This design comes from an exercise in tuning for small area, a short achievable clock period and few clock cycles on the open sky130 flow, not from production work.
In this exercise RTL edits were held to simulation tests only and were not proved equivalent to the original.
Not every run is shown, and edits may drop behaviour that the tests do not exercise.

## flow/config.mk

```make
export PLATFORM = sky130hd
export DESIGN_NAME = mips_core
export DESIGN_NICKNAME = mips_core
export VERILOG_FILES = /design/flow/design.v
export SDC_FILE = /design/flow/constraint.sdc
export NUM_CORES = 4
export LEC_CHECK = 0
export CAP_MARGIN = 20
export CORE_MARGIN = 2
export CORE_UTILIZATION = 40
export PLACE_DENSITY = 0.6
export SLEW_MARGIN = 20
```

## flow/constraint.sdc

```tcl
create_clock -name core_clock -period 10.5 [get_ports {clk}]
set_input_delay 2.1000 -clock core_clock [delete_from_list [all_inputs] [get_ports {clk}]]
set_output_delay 2.1000 -clock core_clock [all_outputs]
set_load 0.01 [all_outputs]
```

## flow/design.v

```verilog
module REG(CLK, RegW, DR, SR1, SR2, Reg_In, ReadReg1, ReadReg2);
  input CLK;
  input RegW;
  input [5:0] DR;
  input [5:0] SR1;
  input [5:0] SR2;
  input [31:0] Reg_In;
  output reg [31:0] ReadReg1;
  output reg [31:0] ReadReg2;
  reg [31:0] REG [0:33];
  always @(posedge CLK)
  begin
    if(RegW == 1'b1)
      REG[DR] <= Reg_In[31:0];
    ReadReg1 <= REG[SR1];
    ReadReg2 <= REG[SR2];
  end
endmodule
module MIPS (CLK, RST, CS, WE, ADDR, Mem_Wdata, Mem_Rdata);
  input CLK, RST;
  output reg CS, WE;
  output [6:0] ADDR;
  output [31:0] Mem_Wdata;
  input [31:0] Mem_Rdata;
  parameter add  = 6'b100000;
  parameter sub  = 6'b100010;
  parameter xor1 = 6'b100110;
  parameter and1 = 6'b100100;
  parameter or1  = 6'b100101;
  parameter slt  = 6'b101010;
  parameter srl  = 6'b000010;
  parameter sll  = 6'b000000;
  parameter jr   = 6'b001000;
  parameter mult = 6'b011000;
  parameter mfhi = 6'b010000;
  parameter mflo = 6'b010010;
  parameter add8 = 6'b101101;
  parameter rbit = 6'b101111;
  parameter rev  = 6'b110000;
  parameter sadd = 6'b110001;
  parameter ssub = 6'b110010;
  parameter addi = 6'b001000;
  parameter andi = 6'b001100;
  parameter ori  = 6'b001101;
  parameter lw   = 6'b100011;
  parameter sw   = 6'b101011;
  parameter beq  = 6'b000100;
  parameter bne  = 6'b000101;
  parameter j    = 6'b000010;
  parameter jal  = 6'b000011;
  parameter lui  = 6'b001111;
  parameter R = 2'd0;
  parameter I = 2'd1;
  parameter J = 2'd2;
  reg [5:0] op, opsave;
  wire [1:0] format;
  reg [31:0] instr, alu_result;
  reg [6:0] pc, npc;
  wire [31:0] imm_ext, alu_in_A, alu_in_B, reg_in, readreg1, readreg2;
  reg [32:0] sat;
  reg [31:0] alu_result_save;
  reg alu_or_mem, alu_or_mem_save, regw, writing, reg_or_imm, reg_or_imm_save;
  wire [31:0] Mem_Bus;
  reg fetchDorI;
  wire [5:0] dr, sr1, sr2;
  reg [2:0] state, nstate;
  reg [31:0] mhi, mlo, mlo_save, mhi_save;
  parameter MHi = 6'd33;
  parameter MLo = 6'd32;
  integer i;
  assign imm_ext = (instr[15] == 1)? {16'hFFFF, instr[15:0]} : {16'h0000, instr[15:0]}; 
  assign dr = (format == R)? ( 
                              (instr[5:0] == mult)? (
                                                   (state == 3'd3)? MHi : MLo
                                                 ) : (instr[5:0] == rbit || instr[5:0] == rev) ?
                                                        {1'b0,(instr[25:21])} : {1'b0,(instr[15:11])} 
                              ) : (
                                   (format == J)? 6'd31 : {1'b0,instr[20:16]}
                                   );  
  assign alu_in_A = readreg1;
  assign alu_in_B = (reg_or_imm_save)? imm_ext : readreg2;  
  assign reg_in = (alu_or_mem_save)? Mem_Bus : (  
                                                 ((format == R) && (instr[5:0] == mult))? 
                                                 (
                                                   (state == 3'd3)? mhi_save : mlo_save
                                                 ) : (alu_result_save)
                                                );  
  assign format = (instr[31:26] == 6'd0)? R : (((instr[31:26] == 6'd2) || (instr[31:26] == 6'd3))? J : I);
  assign Mem_Bus = Mem_Rdata;
  assign Mem_Wdata = readreg2;
  assign sr1 = ((format == R) && (instr[5:0] == mfhi))? MHi : (((format == R) && (instr[5:0] == mflo))? MLo : {1'b0, instr[25:21]});
  assign sr2 = {1'b0, instr[20:16]};
  assign ADDR = (fetchDorI)? pc : alu_result_save[6:0];  
  REG Register(CLK, regw, dr, sr1, sr2, reg_in, readreg1, readreg2);
  always @(*)
  begin
    fetchDorI = 0; CS = 0; WE = 0; regw = 0; writing = 0; alu_result = 32'd0;
    npc = pc; op = jr; reg_or_imm = 0; alu_or_mem = 0; nstate = 3'd0; mlo = 32'd0;
    mhi = 32'd0; sat = 33'd0;
    case (state)
      0: begin  
        npc = pc + 7'd1; CS = 1; nstate = 3'd1;
        fetchDorI = 1;
      end
      1: begin  
        nstate = 3'd2; reg_or_imm = 0; alu_or_mem = 0;
        if (format == J) begin  
		  op = instr[31:26];
          if (instr[31:26] == j) begin
            npc = instr[6:0];
            nstate = 3'd0;
          end
        end
        else if (format == R) begin 
          op = instr[5:0];
        end
        else if (format == I) begin  
          reg_or_imm = 1;
          if(instr[31:26] == lw) begin
            op = add;
            alu_or_mem = 1;
          end
          else if ((instr[31:26] == lw)||(instr[31:26] == sw)||(instr[31:26] == addi)) op = add;
          else if ((instr[31:26] == beq)||(instr[31:26] == bne)) begin
            op = sub;
            reg_or_imm = 0;
          end
          else if (instr[31:26] == andi) op = and1;
          else if (instr[31:26] == ori) op = or1;
		  else op = instr[31:26];
        end
      end
      2: begin  
        nstate = 3'd3;
        if (opsave == and1) alu_result = alu_in_A & alu_in_B;
        else if (opsave == or1) alu_result = alu_in_A | alu_in_B;
        else if (opsave == add) alu_result = alu_in_A + alu_in_B;
        else if (opsave == sub) alu_result = alu_in_A - alu_in_B;
        else if (opsave == srl) alu_result = alu_in_B >> instr[10:6];
        else if (opsave == sll) alu_result = alu_in_B << instr[10:6];
        else if (opsave == slt) alu_result = (alu_in_A < alu_in_B)? 32'd1 : 32'd0;
        else if (opsave == xor1) alu_result = alu_in_A ^ alu_in_B;
        else if (opsave == mfhi) alu_result = alu_in_A;
        else if (opsave == mflo) alu_result = alu_in_A;
        else if (opsave == lui) begin
            alu_result = alu_in_B << 16;
        end
        else if (opsave == add8) begin
            alu_result[31:24] = alu_in_A[31:24] + alu_in_B[31:24];
            alu_result[23:16] = alu_in_A[23:16] + alu_in_B[23:16];
            alu_result[15:8] = alu_in_A[15:8] + alu_in_B[15:8];
            alu_result[7:0] = alu_in_A[7:0] + alu_in_B[7:0];
        end
        else if (opsave == rbit) begin
            for(i = 0; i < 32; i = i+1) alu_result[i] = alu_in_B[31-i];
        end
        else if (opsave == rev) begin
            alu_result[31:24] = alu_in_B[7:0];
            alu_result[23:16] = alu_in_B[15:8];
            alu_result[15:8] = alu_in_B[23:16];
            alu_result[7:0] = alu_in_B[31:24];
        end
        else if (opsave == sadd) begin
            sat = alu_in_A + alu_in_B;
            if(sat > 33'hffffffff) alu_result = 32'hffffffff;
            else alu_result = sat[31:0];
        end
        else if (opsave == ssub) begin
            sat = alu_in_A - alu_in_B;
            if(sat[32]) alu_result = 0;
            else alu_result = sat[31:0];
        end
        else if (opsave == jal) begin 
          alu_result = pc;
          npc = instr[6:0];
        end
        else if (opsave == mult) {mhi, mlo} = alu_in_A * alu_in_B; 
        if (((alu_in_A == alu_in_B)&&(instr[31:26] == beq)) || ((alu_in_A != alu_in_B)&&(instr[31:26] == bne))) begin
          npc = pc + imm_ext[6:0];
          nstate = 3'd0;
        end
        else if ((instr[31:26] == bne)||(instr[31:26] == beq)) nstate = 3'd0;
        else if (opsave == jr) begin
          npc = alu_in_A[6:0];
          nstate = 3'd0;
        end
      end
      3: begin  
        nstate = 3'd0;
        if ((format == R) && (instr[5:0] == mult)) begin
          regw = 1;
          nstate = 3'd4;
        end
        else if ((format == R)||(instr[31:26] == addi)||(instr[31:26] == andi)||(instr[31:26] == ori)||(instr[31:26] == jal)||(instr[31:26] == lui)) regw = 1;
        else if (instr[31:26] == sw) begin
          CS = 1;
          WE = 1;
          writing = 1;
        end
        else if (instr[31:26] == lw) begin
          CS = 1;
          nstate = 3'd4;
        end
      end
      4: begin
        nstate = 3'd0;
        CS = 1;
        if (instr[31:26] == lw) regw = 1;
        else if ((format == R) && (instr[5:0] == mult)) begin
          CS = 0;
          regw = 1;
        end
      end
    endcase
  end  
  always @(posedge CLK) begin
    if (RST) begin
      state <= 3'd0;
      pc <= 7'd0;
    end
    else begin
      state <= nstate;
      pc <= npc;
    end
    if (state == 3'd0) instr <= Mem_Bus;
    else if (state == 3'd1) begin
      opsave <= op;
      reg_or_imm_save <= reg_or_imm;
      alu_or_mem_save <= alu_or_mem;
    end
    else if (state == 3'd2) begin
      mlo_save <= mlo;
      mhi_save <= mhi;
      alu_result_save <= alu_result;
    end
  end  
endmodule
module mips_core(clk, rst, mem_cs, mem_we, mem_addr, mem_wdata, mem_rdata);
  input clk, rst;
  output mem_cs, mem_we;
  output [6:0] mem_addr;
  output [31:0] mem_wdata;
  input [31:0] mem_rdata;
  MIPS CPU(clk, rst, mem_cs, mem_we, mem_addr, mem_wdata, mem_rdata);
endmodule
```

## flow/run.sh

```bash
#!/bin/bash
# synth_recipe.tcl (not shown) runs the flow's synth.tcl, then flattens the netlist and writes it again
# the make line also repeats each setting of config.mk as NAME=value (left out here)
make -C /OpenROAD-flow-scripts/flow DESIGN_CONFIG=/design/flow/config.mk WORK_HOME=/design/flow/orfs CLKGATE_MAP_FILE= SYNTH_SCRIPT=/design/flow/synth_recipe.tcl finish
```

==> flow_metrics.tcl, run 1 <==
set metrics [dict create \
    ys_ff_latch 1298 \
    core-area_sq_um 252000 \
    rows 184 \
    drive_gt1_frac 0.160 \
    synthCells 8282 \
    syn_area_per_cell_sq_um 12.2 \
    setup_viol 0 \
    clkbuf_count 173 \
    post_cts_buffers 0 \
    worstReg2RegStart "CPU.reg_or_imm_save" \
    final_common_cell "edfxtp_1" \
    ioPinCount 75 \
    rsz0062_at_grt "false" \
    yosys.area.top_type_share 0.362 \
    grt_overflow 0 \
    gp_congestion 1.07 \
    startpoint "CPU.reg_or_imm_save" \
    critPathBufInv 5 \
    crit_required_ns 11.06 \
    yosysMostFrequentCell "edfxtp_1" \
    synth-edff-count 1224 \
    dr.pass1.iters 7 \
    fin_area_sq_um 112000 \
    min_to "CPU.Register.ReadReg1[21]" \
    cp_top_family "adder cells" \
    min_period_over_period 0.925 \
    synth_top_family_by_area "adder cells" \
    n_all_buffers 400 \
    die_y_microns 507 \
    ctsRootBufferMaster "clkbuf_16" \
    routed_via_density 6.29 \
    place_area_sq_um 107000 \
    ant_nets 0 \
    nets 9559 \
    finalCriticalPeriod_ns 9.71 \
    grt_pass1_wl_microns 586000 \
    regArea_sq_um 38200 \
    synthXorXnorAreaFrac 0.0115 \
    ctsResizeCount 0 \
    comb.multi_input.count 5418 \
    hold_depth 2 \
    synth_common_cells "1224 x edfxtp_1, 975 x inv_1, 898 x fa_1, 884 x nor2_1, 700 x nand2_1" \
    synth_area_leaders "edfxtp_1 36%, fa_1 18%, mux4_2 13%, ha_1 4.6%, inv_1 3.6%" \
    maxSlewViolCount 0 \
    synth_compound_area_frac 0.0714 \
    taps 3348 \
    ys_seq_area_frac 0.377 \
    hp-class "reg2reg" \
    syn_area_sq_um 101000 \
    die_w_microns 507 \
    drc 0 \
    relSlewSlack 0.125 \
    crit_slowest_cell "inv_1" \
    final.fill_count 22800 \
    cp-end-kind "flip-flop" \
    tightest_slew_ns 1.31 \
    max_freq_mhz 103 \
    h-tree-depth 4 \
    grt_max_degree 116 \
    cts_buffers 138 \
    arrival_ns 10.27 \
    ys_types 95 \
    seq_area_frac 0.342 \
    synth_flop_cell "edfxtp_1" \
    clock_tree_area_fraction 0.0405 \
    grt.total_usage 0.325 \
    clk_pin_slew_ns 0.07 \
    clock_latency_ns 0.84 \
    dominant_cells "multi-input gates" \
    drt_iter0_markers 9613 \
    wire_per_inst_microns 35.8 \
    multi_input_area_sq_um 57700 \
    inverters 995 \
    synth_fa_ha_area_frac 0.224 \
    die-area_sq_um 258000 \
    path_depth 28 \
    start_util 0.403 \
    antennaDiodeCount 11 \
    syn2layout_area_growth_pct 10.2 \
    yosysTopAreaCell "edfxtp_1" \
    ctsHoldBuffers 0 \
    rr_endpoint "CPU.mhi_save[7]" \
    muxShareOfSynthArea 0.174 \
    cts.sinks 1298 \
    synth_warnings 2 \
    setup_tns_ns 0 \
    drt_wl_total_microns 420000 \
    worstSetupPathType "reg2reg" \
    synth-async-reset-ratio 0 \
    start_kind "flip-flop" \
    vias 73700 \
    grt_pass1_vias 75400 \
    status "no timing/DRC/antenna violations" \
    dp_hpwl_microns 295000 \
    seq_cell_count 1298 \
    hold_start "CPU.Register.REG[32][21]" \
    multi_input_area_share 0.516 \
    antenna_found_initial 20 \
    final_cell_mix "1224 x edfxtp_1, 972 x inv_1, 898 x fa_1, 847 x nor2_1, 695 x nand2_1" \
    cpMostUsedCell "fa_1" \
    final-nonclk-buf-share 0.0298 \
    critPathMaxFanout 49 \
    hold_viol_final 0 \
    tritoncts "yes" \
    ff2ff_setup_slack_ns 0.79 \
    cts.path.max_buffers 3 \
]
Testbench counts for the RTL of run 1, summed over its fixed seeds: cycles 293,453.
run 1: registers in the layout, summed over array words and instances, names as in the netlist, 7 cells and up:
name	cells
CPU.Register.ReadReg1	32
CPU.mlo_save	32
CPU.mhi_save	32
CPU.pc	7
CPU.instr	32
CPU.alu_result_save	32
CPU.Register.ReadReg2	32
CPU.Register.REG	1088
run 1: cells by family (layout without fill, tap and decap cells):
family	after synthesis	after routing
and+or+nand+nor	1944	1944
buffers and inverters	1566	1646
DFF	1298	1298
adders and majority gates	1274	1274
AOI/OAI and AO/OA	1117	1117
muxes	950	950
xor gates and xnor gates	133	133
other	0	11
run 1: metrics by stage:
stage                     std cells  setup slack, ns  hold slack (ns)  utilization
after detailed placement      11500            0.899            0.500        0.426
after CTS                     11700            0.885            0.514        0.444
after global placement        11500            0.923            0.503        0.426
after global routing          11700            0.699            0.546        0.444
after floorplan                8282             1.31            0.486            -
final                         11700            0.792            0.515        0.444
run 1: routing by layer:
metal | vias up | GRT usage | routed length, microns
met1 | 38500 | 0.399 | 152000
met3 | 1240 | 0.0714 | 39500
met5 | - | 0 | 63
met4 | 8 | 0.218 | 35400
met2 | 4566 | 0.516 | 194000
li1 | 29300 | - | -
Figure 1. Metal 2 (run 1).
Scale: 1 px per micron.
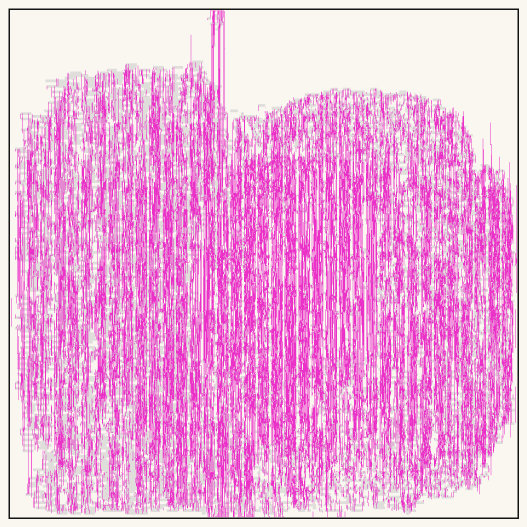
longest straight run: 230 microns
share of all routed wire: 46%
main direction: vertical

Figure 2. Metal layers overlaid (run 1).
Scale: 1 px per micron.
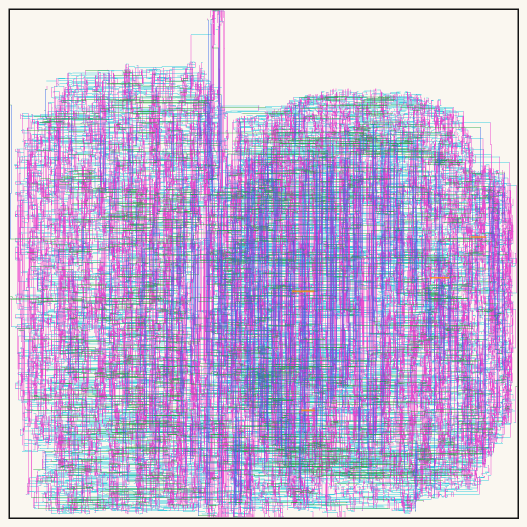
legend:
  cyan:
    layer: met1
    wire_length: 152 mm
  green:
    layer: met3
    wire_length: 39.5 mm
  magenta:
    layer: met2
    wire_length: 194 mm
  orange:
    layer: met5
    wire_length: 63.5 microns
  blue:
    layer: met4
    wire_length: 35.4 mm

Figure 3. Sequential cells coloured by netlist name (run 1).
Scale: 1 px per micron.
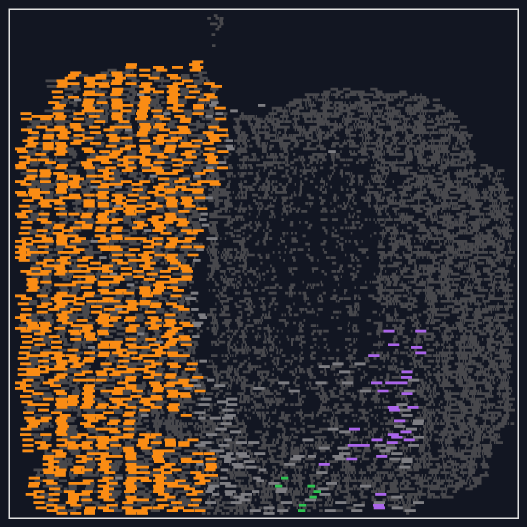
legend:
  purple:
    signal: `CPU.mhi_save`
    placed_flops: 32
    where: bottom right
  green:
    signal: `CPU.pc`
    placed_flops: 7
    where: bottom middle
  orange:
    signal: `CPU.Register.REG`
    placed_flops: 1088

## Run 2: files that changed since run 1, shown whole
==> flow/design.v <==
module mips_core(clk, rst, mem_cs, mem_we, mem_addr, mem_wdata, mem_rdata);
  input clk, rst;
  output mem_cs, mem_we;
  output [6:0] mem_addr;
  output [31:0] mem_wdata;
  input [31:0] mem_rdata;
  parameter MK = 4;                
  localparam MSTEPS = 32 / MK;
  reg [31:0] ir;                   
  reg        irv;                  
  reg [6:0]  pc;                   
  reg [31:0] rf [0:31];
  reg [31:0] hi, lo, mcand;
  reg [5:0]  mcnt;                 
  wire [5:0] op = ir[31:26];
  wire [5:0] fn = ir[5:0];
  wire [4:0] rs = ir[25:21];
  wire [4:0] rt = ir[20:16];
  wire [4:0] rd = ir[15:11];
  wire [4:0] sh = ir[10:6];
  wire [31:0] a = rf[rs];
  wire [31:0] b = rf[rt];
  wire [31:0] imm = {{16{ir[15]}}, ir[15:0]};
  wire rtype  = (op == 6'b000000);
  wire f_add  = rtype & (fn == 6'b100000);
  wire f_sub  = rtype & (fn == 6'b100010);
  wire f_and  = rtype & (fn == 6'b100100);
  wire f_or   = rtype & (fn == 6'b100101);
  wire f_xor  = rtype & (fn == 6'b100110);
  wire f_slt  = rtype & (fn == 6'b101010);
  wire f_sll  = rtype & (fn == 6'b000000);
  wire f_srl  = rtype & (fn == 6'b000010);
  wire f_jr   = rtype & (fn == 6'b001000);
  wire f_mult = rtype & (fn == 6'b011000);
  wire f_mfhi = rtype & (fn == 6'b010000);
  wire f_mflo = rtype & (fn == 6'b010010);
  wire f_add8 = rtype & (fn == 6'b101101);
  wire f_rbit = rtype & (fn == 6'b101111);
  wire f_rev  = rtype & (fn == 6'b110000);
  wire f_sadd = rtype & (fn == 6'b110001);
  wire f_ssub = rtype & (fn == 6'b110010);
  wire o_addi = (op == 6'b001000);
  wire o_andi = (op == 6'b001100);
  wire o_ori  = (op == 6'b001101);
  wire o_lui  = (op == 6'b001111);
  wire o_lw   = (op == 6'b100011);
  wire o_sw   = (op == 6'b101011);
  wire o_beq  = (op == 6'b000100);
  wire o_bne  = (op == 6'b000101);
  wire o_j    = (op == 6'b000010);
  wire o_jal  = (op == 6'b000011);
  wire busy   = (mcnt != 6'd0);
  wire stall  = irv & (f_mfhi | f_mflo) & busy;
  wire memop  = irv & (o_lw | o_sw);
  wire exec   = irv & ~stall & ~memop;
  wire        useimm = o_addi | o_andi | o_ori;
  wire [31:0] bb     = useimm ? imm : b;
  wire        subt   = f_sub | f_slt | f_ssub;
  wire [31:0] bx     = subt ? ~bb : bb;
  wire        g      = ~f_add8;
  wire [35:0] sum36  = {1'b0, a[31:24], g, a[23:16], g, a[15:8], g, a[7:0]}
                     + {1'b0, bx[31:24], 1'b0, bx[23:16], 1'b0, bx[15:8], 1'b0, bx[7:0]}
                     + {35'd0, subt};
  wire [31:0] sum    = {sum36[34:27], sum36[25:18], sum36[16:9], sum36[7:0]};
  wire        cout   = sum36[35];
  wire [31:0] satsum = (sum | {32{f_sadd & cout}}) & ~{32{f_ssub & ~cout}};
  wire [31:0] brev;
  genvar gi;
  generate for (gi = 0; gi < 32; gi = gi + 1) begin : g_rev
    assign brev[gi] = b[31 - gi];
  end endgenerate
  wire        rin    = f_srl | f_rbit;
  wire [31:0] shin   = rin ? brev : b;
  wire [31:0] shl    = shin << (f_rbit ? 5'd0 : sh);
  wire [31:0] shlrev;
  generate for (gi = 0; gi < 32; gi = gi + 1) begin : g_rev2
    assign shlrev[gi] = shl[31 - gi];
  end endgenerate
  wire [31:0] shres  = f_srl ? shlrev : shl;
  wire [31:0] logic_r = ({32{f_and | o_andi}} & (a & bb))
                      | ({32{f_or  | o_ori }} & (a | bb))
                      | ({32{f_xor}} & (a ^ b));
  wire [31:0] result =
      ({32{f_add | f_sub | f_add8 | f_sadd | f_ssub | o_addi}} & satsum)
    | ({32{f_slt}} & {31'd0, ~cout})
    | logic_r
    | ({32{f_sll | f_srl | f_rbit}} & shres)
    | ({32{f_rev}} & {b[7:0], b[15:8], b[23:16], b[31:24]})
    | ({32{f_mfhi}} & hi)
    | ({32{f_mflo}} & lo)
    | ({32{o_lui}} & {ir[15:0], 16'd0})
    | ({32{o_jal}} & {25'd0, pc});
  wire wr_alu = f_add | f_sub | f_and | f_or | f_xor | f_slt | f_sll | f_srl
              | f_mfhi | f_mflo | f_add8 | f_rbit | f_rev | f_sadd | f_ssub
              | o_addi | o_andi | o_ori | o_lui | o_jal;
  wire        we_rf = (exec & wr_alu) | (irv & o_lw);
  wire [4:0]  wa    = o_lw ? rt : (f_rbit | f_rev) ? rs : o_jal ? 5'd31 : rtype ? rd : rt;
  wire [31:0] wd    = o_lw ? mem_rdata : result;
  wire        eq    = (a == b);
  wire        taken = (o_beq & eq) | (o_bne & ~eq);
  wire [6:0]  nf    = ~irv ? pc
                    : taken ? pc + ir[6:0]
                    : (o_j | o_jal) ? ir[6:0]
                    : f_jr ? a[6:0]
                    : pc;
  wire [6:0]  daddr = a[6:0] + ir[6:0];
  assign mem_cs    = ~stall;
  assign mem_we    = memop & o_sw;
  assign mem_addr  = memop ? daddr : nf;
  assign mem_wdata = b;
  always @(posedge clk) begin
    if (we_rf) rf[wa] <= wd;
  end
  always @(posedge clk) begin
    if (rst) begin
      irv <= 1'b0;
      pc  <= 7'd0;
    end else if (memop) begin
      irv <= 1'b0;
    end else if (~stall) begin
      irv <= 1'b1;
      pc  <= nf + 7'd1;
    end
    if (~stall & ~memop) ir <= mem_rdata;
  end
  wire [31+MK:0] pstep = {{MK{1'b0}}, hi} + mcand * lo[MK-1:0];
  always @(posedge clk) begin
    if (rst) mcnt <= 6'd0;
    else if (exec & f_mult) mcnt <= MSTEPS;
    else if (busy) mcnt <= mcnt - 6'd1;
    if (exec & f_mult) begin
      mcand <= a;
      lo    <= b;
      hi    <= 32'd0;
    end else if (busy) begin
      hi <= pstep[31+MK:MK];
      lo <= {pstep[MK-1:0], lo[31:MK]};
    end
  end
endmodule
Figure 4. Sequential cells coloured by netlist name (run 2).
Scale: 1.5 px per micron.
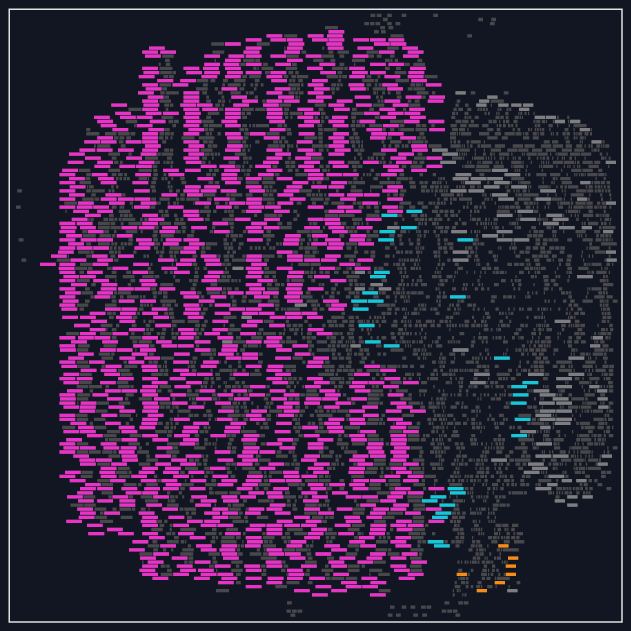
legend:
  orange:
    signal: `pc`
    placed_flops: 7
    where: bottom right
  magenta:
    signal: `rf`
    placed_flops: 1024
  cyan:
    signal: `ir`
    placed_flops: 32

Figure 5. Metal 2 (run 2).
Scale: 1.5 px per micron.
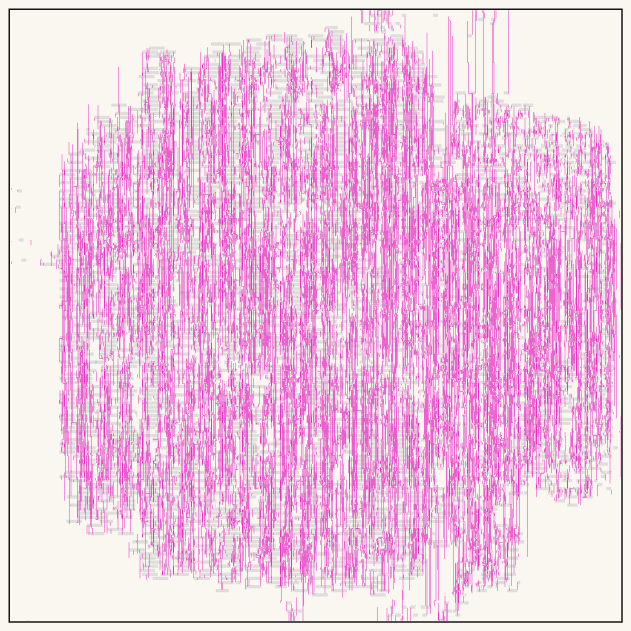
wire length on this layer: 110 mm
main direction: vertical
share of all routed wire: 46%
longest straight run: 106 microns

Figure 6. Metal layers overlaid (run 2).
Scale: 1.5 px per micron.
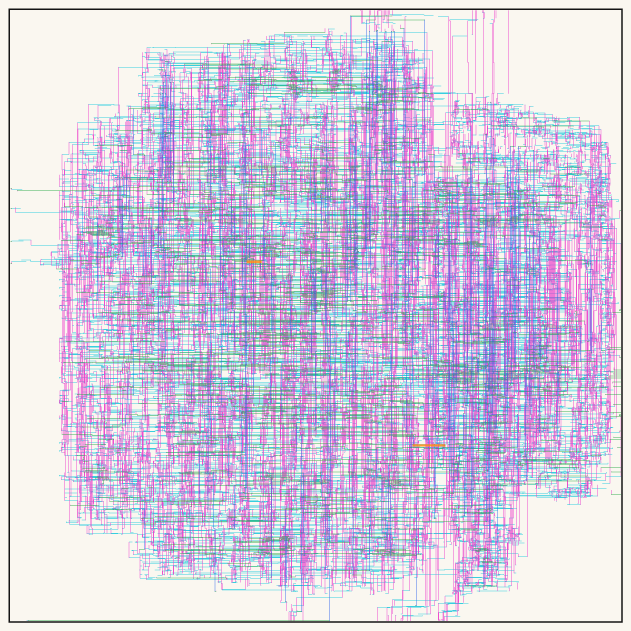
legend:
  orange:
    layer: met5
    wire_length: 28.5 microns
  cyan:
    layer: met1
    wire_length: 91.9 mm
  magenta:
    layer: met2
    wire_length: 110 mm
  blue:
    layer: met4
    wire_length: 14000 microns
  green:
    layer: met3
    wire_length: 24.3 mm

==> run 2 against run 1 <==
  * Core utilization is 0.83 points higher
  * Sequential cell count down 122
  * Clock skew grew 0.019 ns
  * Sequential share of layout area increased by 13 points
  * Die area shrank 36%
==> flow_metrics.tcl, run 2 <==
set metrics [dict create \
    relSlewSlack 0.189 \
    ctsRootBufferMaster "clkbuf_16" \
    hold_start "hi[0]" \
    hold_viol_final 0 \
    drive_gt1_frac 0.151 \
    hp-class "reg2reg" \
    critPathBufInv 2 \
    fin_area_sq_um 73400 \
    wl_met3_microns 24300 \
    die_w_microns 408 \
    cts.path.max_buffers 3 \
    core-area_sq_um 162000 \
    dr_wl_met2_microns 110000 \
    grt_pass1_vias 45400 \
    ioPinCount 75 \
    synth-async-reset-ratio 0 \
    ys_seq_area_frac 0.534 \
    ys_ff_latch 1176 \
    max_freq_mhz 102 \
    synth-edff-count 1120 \
    drt_iter0_markers 6432 \
    place_area_sq_um 68800 \
    stdcell_count 7210 \
    rows 148 \
    synth_common_cells "1120 x edfxtp_1, 593 x mux2i_1, 380 x nand2_1, 263 x mux4_2, 234 x a22oi_1" \
    start_kind "flip-flop" \
    status "no timing/DRC/antenna violations" \
    yosys.area.top_type_share 0.516 \
    critPathMaxFanout 40 \
    top_layer_used "met5" \
    crit_required_ns 8.40 \
    finalCriticalPeriod_ns 9.80 \
    crit_chain "buf_4 -> mux2i_1 -> o22ai_1 -> nor4_1 -> nand3_1 -> xnor2_1 -> nand4_1 -> or4_1 -> o31ai_1 -> a21oi_1 -> mux2i_1 -> a22oi_1 -> nor2_1 -> a21oi_1 -> clkdlybuf4s50_1" \
    vias 46900 \
    dr.pass1.iters 6 \
    dp_cells 6963 \
    finalWorstSetupSlack_ns 0.702 \
    place_ws_ns 1.76 \
    synth_area_leaders "edfxtp_1 52%, mux2i_1 9.1%, mux4_2 9.1%, fa_1 2.9%, a22oi_1 2.7%" \
    clock_latency_ns 0.80 \
    met2_usage 0.446 \
    fin_util 0.452 \
    use_met3 0.0597 \
    synth_warnings 1 \
    arrival_ns 7.70 \
    cts_buffers 134 \
    nets 5141 \
    yosysMostFrequentCell "edfxtp_1" \
    routed_via_density 6.50 \
    start_util 0.402 \
    maxSlewViolCount 0 \
    clk_pin_slew_ns 0.07 \
    syn_area_sq_um 65100 \
    drt_wl_total_microns 241000 \
    tritoncts "yes" \
    clock_skew_ns 0.0641 \
    dp_hpwl_microns 158000 \
    ff2ff_setup_slack_ns 2.18 \
    grt.total_usage 0.283 \
    final_cell_mix "1120 x edfxtp_1, 593 x mux2i_1, 380 x nand2_1, 263 x mux4_2, 234 x a22oi_1" \
    grt_pass1_wl_microns 338000 \
    tightest_slew_ns 1.21 \
    grt_max_degree 90 \
    worstSetupPathType "reg2out" \
    ctsResizeCount 0 \
    met1_length_microns 91900 \
    drv_cap 0 \
    crit_slowest_cell "dfxtp_4" \
    ant_nets 0 \
    cp_top_family "simple AND/OR/NAND/NOR gates" \
    final_common_cell "edfxtp_1" \
    syn2layout_area_growth_pct 12.6 \
    gp_congestion 1.00 \
    ys_types 83 \
    ctsHoldBuffers 0 \
    die_y_microns 408 \
    hold_slack_ns 0.500 \
    grt.busiest_layer "met2" \
    max_stage_delay_ns 0.89 \
    grt_overflow 0 \
    synthCells 4881 \
    rsz0062_at_grt "false" \
    grt_util_met1 0.369 \
    min_period_over_period 0.933 \
    setup_viol 0 \
    setup_tns_ns 0 \
    cts.sinks 1176 \
    antenna_found_initial 7 \
    syn_area_per_cell_sq_um 13.3 \
    largest_reg_flops 1024 \
    synth_flop_cell "edfxtp_1" \
    h-tree-depth 4 \
    largest_register "rf" \
    drc 0 \
    wire_per_inst_microns 33.4 \
    cp-end-kind "output pin" \
    post_cts_buffers 0 \
    portBuffers 74 \
    yosysTopAreaCell "edfxtp_1" \
    die-area_sq_um 166000 \
]
Testbench counts for the RTL of run 2, summed over its fixed seeds: cycles 103,516.
-- run 2: cell type report --
cell class              count  area [sq um]
fillers                 14400         88900
flip-flops and latches   1176         34800
multi-input cells        3258         28800
clock buffers             168          3520
well taps                2175          2720
repair buffers            243          2160
clock inverters            74           962
inverters                 111           418
diodes                      5          12.5
-- run 2: kinds of logic after synthesis --
group / count (synthesis) / share of synthesized area
xor+xnor: 133 / 0.0179
mux: 884 / 0.188
flops: 1176 / 0.534
buf+inv: 447 / 0.0320
fa+ha+maj: 183 / 0.0460
compound gates: 1039 / 0.109
simple gates: 1019 / 0.0739
-- run 2: final timing paths --
path                 endpoint  cells after the start
setup / recovery  mem_addr[6]                     15
hold / removal          hi[0]                      2
setup reg to reg    rf[16][9]                     17
hold reg to reg         hi[0]                      2
==> run 3: a larger rewrite; changed files in full <==
==> flow/design.v <==
module mips_aoi222(a1, a2, b1, b2, c1, c2, y);
  input a1, a2, b1, b2, c1, c2;
  output y;
  assign y = ~((a1 & a2) | (b1 & b2) | (c1 & c2));
endmodule
module mips_rdbit(d, s, y);
  input [31:0] d, s;
  output y;
  wire [10:0] n;
  genvar i;
  generate for (i = 0; i < 10; i = i + 1) begin : g_aoi
    mips_aoi222 u(.a1(d[3*i]), .a2(s[3*i]), .b1(d[3*i+1]), .b2(s[3*i+1]),
                  .c1(d[3*i+2]), .c2(s[3*i+2]), .y(n[i]));
  end endgenerate
  assign n[10] = ~((d[30] & s[30]) | (d[31] & s[31]));
  assign y = ~&n;
endmodule
module mips_fa(a, b, c, s, co);
  input a, b, c;
  output s, co;
  assign s  = a ^ b ^ c;
  assign co = (a & b) | (a & c) | (b & c);
endmodule
module mips_mulstep(hi, mcand, m, sum);
  input [31:0] hi, mcand;
  input [3:0] m;
  output [35:0] sum;
  wire [31:0] p0 = mcand & {32{m[0]}};
  wire [31:0] p1 = mcand & {32{m[1]}};
  wire [31:0] p2 = mcand & {32{m[2]}};
  wire [31:0] p3 = mcand & {32{m[3]}};
  wire [35:0] x0 = {4'd0, hi};
  wire [35:0] x1 = {4'd0, p0};
  wire [35:0] x2 = {3'd0, p1, 1'b0};
  wire [35:0] x3 = {2'd0, p2, 2'b0};
  wire [35:0] x4 = {1'b0, p3, 3'b0};
  wire [35:0] s1, c1, s2, c2, s3, c3;
  genvar i;
  generate for (i = 0; i < 36; i = i + 1) begin : g_csa
    mips_fa f1(.a(x0[i]), .b(x1[i]), .c(x2[i]), .s(s1[i]), .co(c1[i]));
    mips_fa f2(.a(x3[i]), .b(x4[i]), .c(s1[i]), .s(s2[i]), .co(c2[i]));
    if (i == 0) begin : g0
      assign s3[0] = s2[0];
      assign c3[0] = 1'b0;
    end else begin : gn
      mips_fa f3(.a(c1[i-1]), .b(c2[i-1]), .c(s2[i]), .s(s3[i]), .co(c3[i]));
    end
  end endgenerate
  assign sum = s3 + {c3[34:0], 1'b0};
endmodule
module mips_alu(a, b, imm16, sh, c_sum, c_slt, c_and, c_or, c_xor, c_sh, c_rev,
                c_hi, c_lo, c_lui, c_jal, c_lw, c_subt, c_useimm, c_add8,
                c_srl, c_rbit, c_sadd, c_ssub, hi, lo, pc, rdata, result);
  input [31:0] a, b, hi, lo, rdata;
  input [15:0] imm16;
  input [4:0] sh;
  input [6:0] pc;
  input c_sum, c_slt, c_and, c_or, c_xor, c_sh, c_rev, c_hi, c_lo, c_lui,
        c_jal, c_lw, c_subt, c_useimm, c_add8, c_srl, c_rbit, c_sadd, c_ssub;
  output [31:0] result;
  wire [31:0] imm = {{16{imm16[15]}}, imm16};
  wire [31:0] bb     = c_useimm ? imm : b;
  wire [31:0] bx     = bb ^ {32{c_subt}};
  wire        g      = ~c_add8;
  wire [35:0] sum36  = {1'b0, a[31:24], g, a[23:16], g, a[15:8], g, a[7:0]}
                     + {1'b0, bx[31:24], 1'b0, bx[23:16], 1'b0, bx[15:8], 1'b0, bx[7:0]}
                     + {35'd0, c_subt};
  wire [31:0] sum    = {sum36[34:27], sum36[25:18], sum36[16:9], sum36[7:0]};
  wire        cout   = sum36[35];
  wire [31:0] satsum = (sum | {32{c_sadd & cout}}) & ~{32{c_ssub & ~cout}};
  wire [31:0] brev;
  genvar gi;
  generate for (gi = 0; gi < 32; gi = gi + 1) begin : g_rev
    assign brev[gi] = b[31 - gi];
  end endgenerate
  wire [31:0] shin   = (c_srl | c_rbit) ? brev : b;
  wire [31:0] shl    = shin << (c_rbit ? 5'd0 : sh);
  wire [31:0] shlrev;
  generate for (gi = 0; gi < 32; gi = gi + 1) begin : g_rev2
    assign shlrev[gi] = shl[31 - gi];
  end endgenerate
  wire [31:0] shres  = c_srl ? shlrev : shl;
  assign result =
      ({32{c_sum}} & satsum)
    | ({32{c_slt}} & {31'd0, ~cout})
    | ({32{c_and}} & (a & bb))
    | ({32{c_or}}  & (a | bb))
    | ({32{c_xor}} & (a ^ b))
    | ({32{c_sh}}  & shres)
    | ({32{c_rev}} & {b[7:0], b[15:8], b[23:16], b[31:24]})
    | ({32{c_hi}}  & hi)
    | ({32{c_lo}}  & lo)
    | ({32{c_lui}} & {imm16, 16'd0})
    | ({32{c_jal}} & {25'd0, pc})
    | ({32{c_lw}}  & rdata);
endmodule
module mips_core(clk, rst, mem_cs, mem_we, mem_addr, mem_wdata, mem_rdata);
  input clk, rst;
  output mem_cs, mem_we;
  output [6:0] mem_addr;
  output [31:0] mem_wdata;
  input [31:0] mem_rdata;
  reg [31:0] ir;                   
  reg        irv;                  
  reg [6:0]  pc;                   
  reg [31:0] a, b;                 
  reg [31:0] rf [0:31];
  reg [31:0] hi, lo, mcand;        
  reg [3:0]  mcnt;                 
  wire [31:0] n    = mem_rdata;
  wire [5:0]  nop  = n[31:26];
  wire [5:0]  nfn  = n[5:0];
  wire        nr   = (nop == 6'b000000);
  wire f_add  = nr & (nfn == 6'b100000);
  wire f_sub  = nr & (nfn == 6'b100010);
  wire f_and  = nr & (nfn == 6'b100100);
  wire f_or   = nr & (nfn == 6'b100101);
  wire f_xor  = nr & (nfn == 6'b100110);
  wire f_slt  = nr & (nfn == 6'b101010);
  wire f_sll  = nr & (nfn == 6'b000000);
  wire f_srl  = nr & (nfn == 6'b000010);
  wire f_jr   = nr & (nfn == 6'b001000);
  wire f_mult = nr & (nfn == 6'b011000);
  wire f_mfhi = nr & (nfn == 6'b010000);
  wire f_mflo = nr & (nfn == 6'b010010);
  wire f_add8 = nr & (nfn == 6'b101101);
  wire f_rbit = nr & (nfn == 6'b101111);
  wire f_rev  = nr & (nfn == 6'b110000);
  wire f_sadd = nr & (nfn == 6'b110001);
  wire f_ssub = nr & (nfn == 6'b110010);
  wire o_addi = (nop == 6'b001000);
  wire o_andi = (nop == 6'b001100);
  wire o_ori  = (nop == 6'b001101);
  wire o_lui  = (nop == 6'b001111);
  wire o_lw   = (nop == 6'b100011);
  wire o_sw   = (nop == 6'b101011);
  wire o_beq  = (nop == 6'b000100);
  wire o_bne  = (nop == 6'b000101);
  wire o_j    = (nop == 6'b000010);
  wire o_jal  = (nop == 6'b000011);
  reg c_sum, c_slt, c_and, c_or, c_xor, c_sh, c_rev, c_hi, c_lo, c_lui, c_jal,
      c_lw, c_subt, c_useimm, c_add8, c_srl, c_rbit, c_sadd, c_ssub,
      c_mult, c_mf, c_jr, c_beq, c_bne, c_jmp, c_sw, c_we;
  reg [4:0] c_wa;
  wire        busy  = (mcnt != 4'd0);
  wire        stall = irv & c_mf & busy;
  wire        memop = irv & (c_lw | c_sw);
  wire        fetch = ~stall & ~memop;
  wire [31:0] result;
  mips_alu alu(.a(a), .b(b), .imm16(ir[15:0]), .sh(ir[10:6]),
    .c_sum(c_sum), .c_slt(c_slt), .c_and(c_and), .c_or(c_or), .c_xor(c_xor),
    .c_sh(c_sh), .c_rev(c_rev), .c_hi(c_hi), .c_lo(c_lo), .c_lui(c_lui),
    .c_jal(c_jal), .c_lw(c_lw), .c_subt(c_subt), .c_useimm(c_useimm),
    .c_add8(c_add8), .c_srl(c_srl), .c_rbit(c_rbit), .c_sadd(c_sadd),
    .c_ssub(c_ssub), .hi(hi), .lo(lo), .pc(pc), .rdata(mem_rdata),
    .result(result));
  wire        we_rf = irv & c_we;
  always @(posedge clk)
    if (we_rf) rf[c_wa] <= result;
  wire [4:0]  frs = n[25:21];
  wire [4:0]  frt = n[20:16];
  wire [31:0] sa = 32'd1 << frs;
  wire [31:0] sb = 32'd1 << frt;
  wire [31:0] ra, rb;
  genvar gb, gr;
  generate for (gb = 0; gb < 32; gb = gb + 1) begin : g_rd
    wire [31:0] col;
    for (gr = 0; gr < 32; gr = gr + 1) begin : g_col
      assign col[gr] = rf[gr][gb];
    end
    mips_rdbit ua(.d(col), .s(sa), .y(ra[gb]));
    mips_rdbit ub(.d(col), .s(sb), .y(rb[gb]));
  end endgenerate
  wire [31:0] na = (we_rf & (c_wa == frs)) ? result : ra;
  wire [31:0] nb = (we_rf & (c_wa == frt)) ? result : rb;
  wire        eq    = (a == b);
  wire        taken = (c_beq & eq) | (c_bne & ~eq);
  wire [6:0]  nf    = ~irv ? pc
                    : taken ? pc + ir[6:0]
                    : c_jmp ? ir[6:0]
                    : c_jr ? a[6:0]
                    : pc;
  wire [6:0]  daddr = a[6:0] + ir[6:0];
  assign mem_cs    = ~stall;
  assign mem_we    = memop & c_sw;
  assign mem_addr  = memop ? daddr : nf;
  assign mem_wdata = b;
  always @(posedge clk) begin
    if (rst) begin
      irv <= 1'b0;
      pc  <= 7'd0;
    end else if (memop) begin
      irv <= 1'b0;
    end else if (~stall) begin
      irv <= 1'b1;
      pc  <= nf + 7'd1;
    end
    if (fetch) begin
      ir <= n;
      a  <= na;
      b  <= nb;
      c_sum    <= f_add | f_sub | f_add8 | f_sadd | f_ssub | o_addi;
      c_slt    <= f_slt;
      c_and    <= f_and | o_andi;
      c_or     <= f_or | o_ori;
      c_xor    <= f_xor;
      c_sh     <= f_sll | f_srl | f_rbit;
      c_rev    <= f_rev;
      c_hi     <= f_mfhi;
      c_lo     <= f_mflo;
      c_lui    <= o_lui;
      c_jal    <= o_jal;
      c_lw     <= o_lw;
      c_subt   <= f_sub | f_slt | f_ssub;
      c_useimm <= o_addi | o_andi | o_ori;
      c_add8   <= f_add8;
      c_srl    <= f_srl;
      c_rbit   <= f_rbit;
      c_sadd   <= f_sadd;
      c_ssub   <= f_ssub;
      c_mult   <= f_mult;
      c_mf     <= f_mfhi | f_mflo;
      c_jr     <= f_jr;
      c_beq    <= o_beq;
      c_bne    <= o_bne;
      c_jmp    <= o_j | o_jal;
      c_sw     <= o_sw;
      c_we     <= (nr & ~f_jr & ~f_mult) | o_addi | o_andi | o_ori | o_lui
                | o_jal | o_lw;
      c_wa     <= o_jal ? 5'd31 : (f_rbit | f_rev) ? n[25:21]
                : nr ? n[15:11] : n[20:16];
    end
  end
  wire [35:0] pstep;
  mips_mulstep mstep(.hi(hi), .mcand(mcand), .m(lo[3:0]), .sum(pstep));
  wire mstart = irv & c_mult & ~stall & ~memop;
  always @(posedge clk) begin
    if (rst) mcnt <= 4'd0;
    else if (mstart) mcnt <= 4'd8;
    else if (busy) mcnt <= mcnt - 4'd1;
    if (mstart) begin
      mcand <= a;
      lo    <= b;
      hi    <= 32'd0;
    end else if (busy) begin
      hi <= pstep[35:4];
      lo <= {pstep[3:0], lo[31:4]};
    end
  end
endmodule
==> flow/config.mk <==
export PLATFORM = sky130hd
export DESIGN_NAME = mips_core
export DESIGN_NICKNAME = mips_core
export VERILOG_FILES = /design/flow/design.v
export SDC_FILE = /design/flow/constraint.sdc
export NUM_CORES = 4
export LEC_CHECK = 0
export CAP_MARGIN = 20
export CORE_MARGIN = 2
export CORE_UTILIZATION = 40
export PLACE_DENSITY = 0.6
export SLEW_MARGIN = 20
export SYNTH_HIERARCHICAL = 1
export SYNTH_MINIMUM_KEEP_SIZE = 0
Figure 7. Metal 2 (run 3).
Scale: 1.5 px per micron.
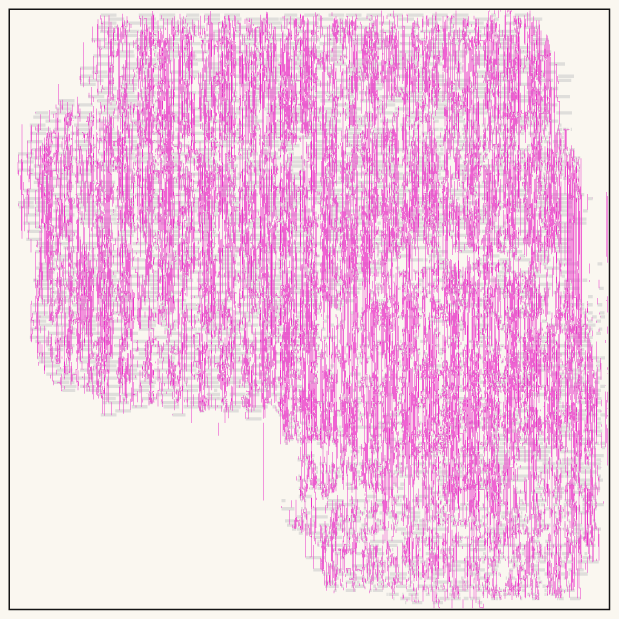
wire length on this layer: 111 mm
main direction: vertical

Figure 8. Metal layers overlaid (run 3).
Scale: 1.5 px per micron.
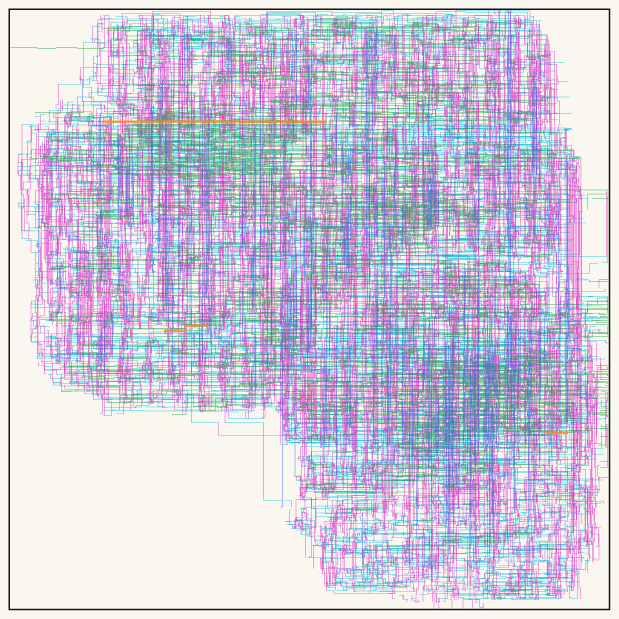
legend:
  green:
    layer: met3
    wire_length: 40.1 mm
  cyan:
    layer: met1
    wire_length: 97.6 mm
  magenta:
    layer: met2
    wire_length: 111 mm
  blue:
    layer: met4
    wire_length: 15800 microns
  orange:
    layer: met5
    wire_length: 189 microns

Figure 9. Sequential cells coloured by netlist name (run 3).
Scale: 1.5 px per micron.
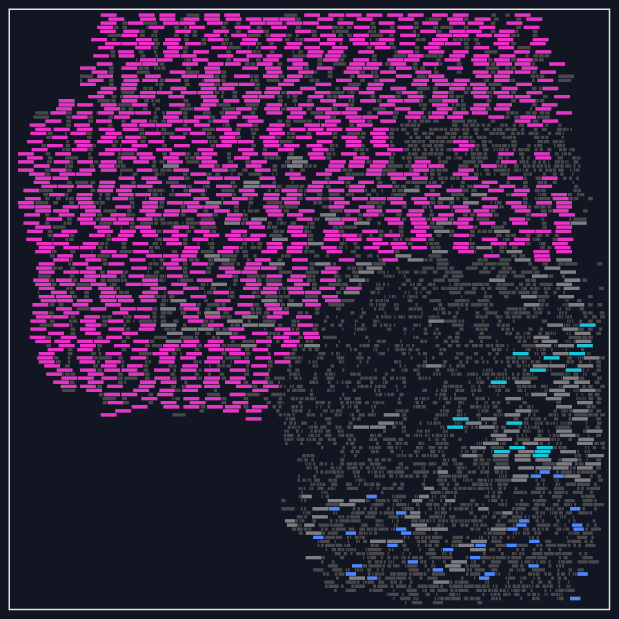
legend:
  magenta:
    signal: `rf`
    placed_flops: 1024
  cyan:
    signal: `ir`
    placed_flops: 16
  blue:
    signal: `hi`
    placed_flops: 32
    where: bottom right
not coloured: 172

==> run 3 against run 2 <==
  * Still clean
  * Die area fell by 4.1%
  * Cell count shrank 3.2%
  * Fmax increased by 41%
  * Register-to-register slack improved by 1.8 ns
  * Critical endpoint is now mem_addr[1]
==> flow_metrics.tcl, run 3 <==
set metrics [dict create \
    cts.path.max_buffers 3 \
    max_freq_mhz 144 \
    seq_cell_count 1244 \
    rows 145 \
    status "no timing/DRC/antenna violations" \
    relSlewSlack 0.175 \
    min_to "mcnt[1]" \
    drc 0 \
    drt_iter0_markers 10900 \
    arrival_ns 4.83 \
    cp-end-kind "output pin" \
    fin_area_sq_um 72000 \
    wl_met3_microns 40100 \
    use_met3 0.104 \
    dominant_cells "sequential cells" \
    fin_util 0.463 \
    cts_buffers 139 \
    synth_warnings 7 \
    post_cts_buffers 0 \
    antennaDiodeCount 5 \
    synth_fa_ha_area_frac 0.0514 \
    dr.pass1.iters 12 \
    inverters 66 \
    grt.busiest_layer "met2" \
    clkbuf_count 173 \
    synth_top_family_by_area "compound AO/OA/AOI/OAI gates" \
    gp_congestion 1.00 \
    hold_slack_ns 0.524 \
    vias 50500 \
    grt_overflow 0 \
    finalWorstSetupSlack_ns 3.57 \
    largest_reg_flops 1024 \
    drive_gt1_frac 0.150 \
    place_ws_ns 4.31 \
    ant_nets 0 \
    synth-async-reset-ratio 0 \
    place_area_sq_um 67600 \
    taps 2058 \
    clock_skew_ns 0.0493 \
    synth_simple_gate_area_frac 0.102 \
    start_util 0.401 \
    worstSetupPathType "reg2out" \
    ctsHoldBuffers 0 \
    drv_cap 0 \
    clock_latency_ns 0.81 \
    ctsResizeCount 0 \
    h-tree-depth 4 \
    min_period_over_period 0.660 \
    grt.total_usage 0.323 \
    clk_pin_slew_ns 0.06 \
    muxShareOfSynthArea 0.0390 \
    n_all_buffers 285 \
    crit_required_ns 8.40 \
    final_cell_mix "1200 x edfxtp_1, 665 x a222oi_1, 382 x nand2_1, 209 x buf_4, 149 x a21oi_1" \
    portBuffers 74 \
    rr_endpoint "b[24]" \
    hp-class "reg2reg" \
    dp_hpwl_microns 165000 \
    ff2ff_setup_slack_ns 4.02 \
    multi_input_area_share 0.354 \
    rsz0062_at_grt "false" \
    routed_via_density 7.23 \
    grt_pass1_vias 47600 \
    finalCriticalPeriod_ns 6.93 \
    dp_cells 6732 \
    yosysMostFrequentCell "edfxtp_1" \
    die_y_microns 399 \
    ctsRootBufferMaster "clkbuf_16" \
    clock_tree_area_fraction 0.0619 \
    worstReg2RegStart "c_useimm" \
    syn_area_per_cell_sq_um 13.8 \
    start_kind "flip-flop" \
    grt_util_met1 0.434 \
    comb.multi_input.count 3079 \
    cp-endpoint "mem_addr[1]" \
    setup_tns_ns 0 \
    stdcell_count 6982 \
    hold_start "mcnt[1]" \
    regArea_sq_um 36900 \
    met1_length_microns 97600 \
    met2_usage 0.466 \
    grt_max_degree 65 \
    startpoint "b[14]" \
    final-nonclk-buf-share 0.0324 \
    nets 5039 \
    wire_per_inst_microns 37.9 \
    seq_area_frac 0.513 \
    antenna_found_initial 6 \
    synthCells 4535 \
    drt_wl_total_microns 265000 \
    ys_types 106 \
    die-area_sq_um 159000 \
    critPathMaxFanout 12 \
    final_common_cell "edfxtp_1" \
    setup_viol 0 \
    multi_input_area_sq_um 25500 \
    yosysTopAreaCell "edfxtp_1" \
    ys_ff_latch 1244 \
    core-area_sq_um 156000 \
    largest_register "rf" \
    grt_pass1_wl_microns 365000 \
    synthXorXnorAreaFrac 0.0196 \
    die_w_microns 399 \
    hold_viol_final 0 \
    tritoncts "yes" \
    dr_wl_met2_microns 111000 \
    ioPinCount 75 \
    synth_area_leaders "edfxtp_1 58%, a222oi_1 11%, fa_1 3.6%, nand2_1 2.3%, ha_1 1.6%" \
    syn_area_sq_um 62500 \
]
Testbench counts for the RTL of run 3, summed over its fixed seeds: cycles 103,516.
[run 3: cell types whose count changed after synthesis, sizes merged, moves of 54 or more]
cell,delta
a222oi,+665
a22oi,-203
and2,+88
buf,-144
edfxtp,+80
mux2,+54
mux2i,-522
mux4,-229
nand3,-76
nand4,+93
o22ai,-69
or4,+54
[run 3: worst max-delay path, stage by stage (launching register included)]
cell and delay [ns]:
edfxtp_1 0.92, xor2_1 0.14, nor4_1 0.36, nand4_1 0.38, o21ai_0 0.45, nor2b_2 0.33, mux2_2 0.36, a21oi_1 0.20
nand2_1 0.07, o21ai_0 0.18, clkdlybuf4s50_1 0.61
[run 3: logic make-up after synthesis]
group,after synthesis
buffers and inverters,231
multiplexers,187
XOR/XNOR,140
AND/OR/NAND/NOR,1203
adder cells (fa/ha/maj),190
other,1
flip-flops,1244
AO/OA/AOI/OAI,1339
[run 3: Yosys stat by module (local to each module, per instance)]
module / area [sq um] / cells inside
mips_alu: 7410 / 1042
mips_core: 41400 / 2019
mips_fa: 20.0 / 1
mips_aoi222: 10.0 / 1
mips_rdbit: 36.3 / 5
mips_mulstep: 2810 / 407

re-timing with driven ports:
The flow's constraints put no driver on any port. The routed layouts listed below were extracted and timed again, unchanged, in two steps. Step 1, drivers: a clkbuf_16 drives clk and a buf_2 each remaining input, both assumed. Step 2 also shifts input and output timing later by t, the mid clock arrival at the registers, as if the neighbouring blocks saw the same clock. Slacks: ideal ports / drivers / drivers and shift; pairs: ideal ports / drivers.
| run | shift t [ns] | setup slack, ns | worst setup path at the end |
|---|---|---|---|
| run 1 | 0.901 | 0.792 / 0.792 / 0.792 | register to register |
| run 2 | 0.851 | 0.702 / 0.623 / 1.474 | register to output |
| run 3 | 0.876 | 3.569 / 3.483 / 4.020 | register to register |
After both steps setup and hold are still met in every run listed.
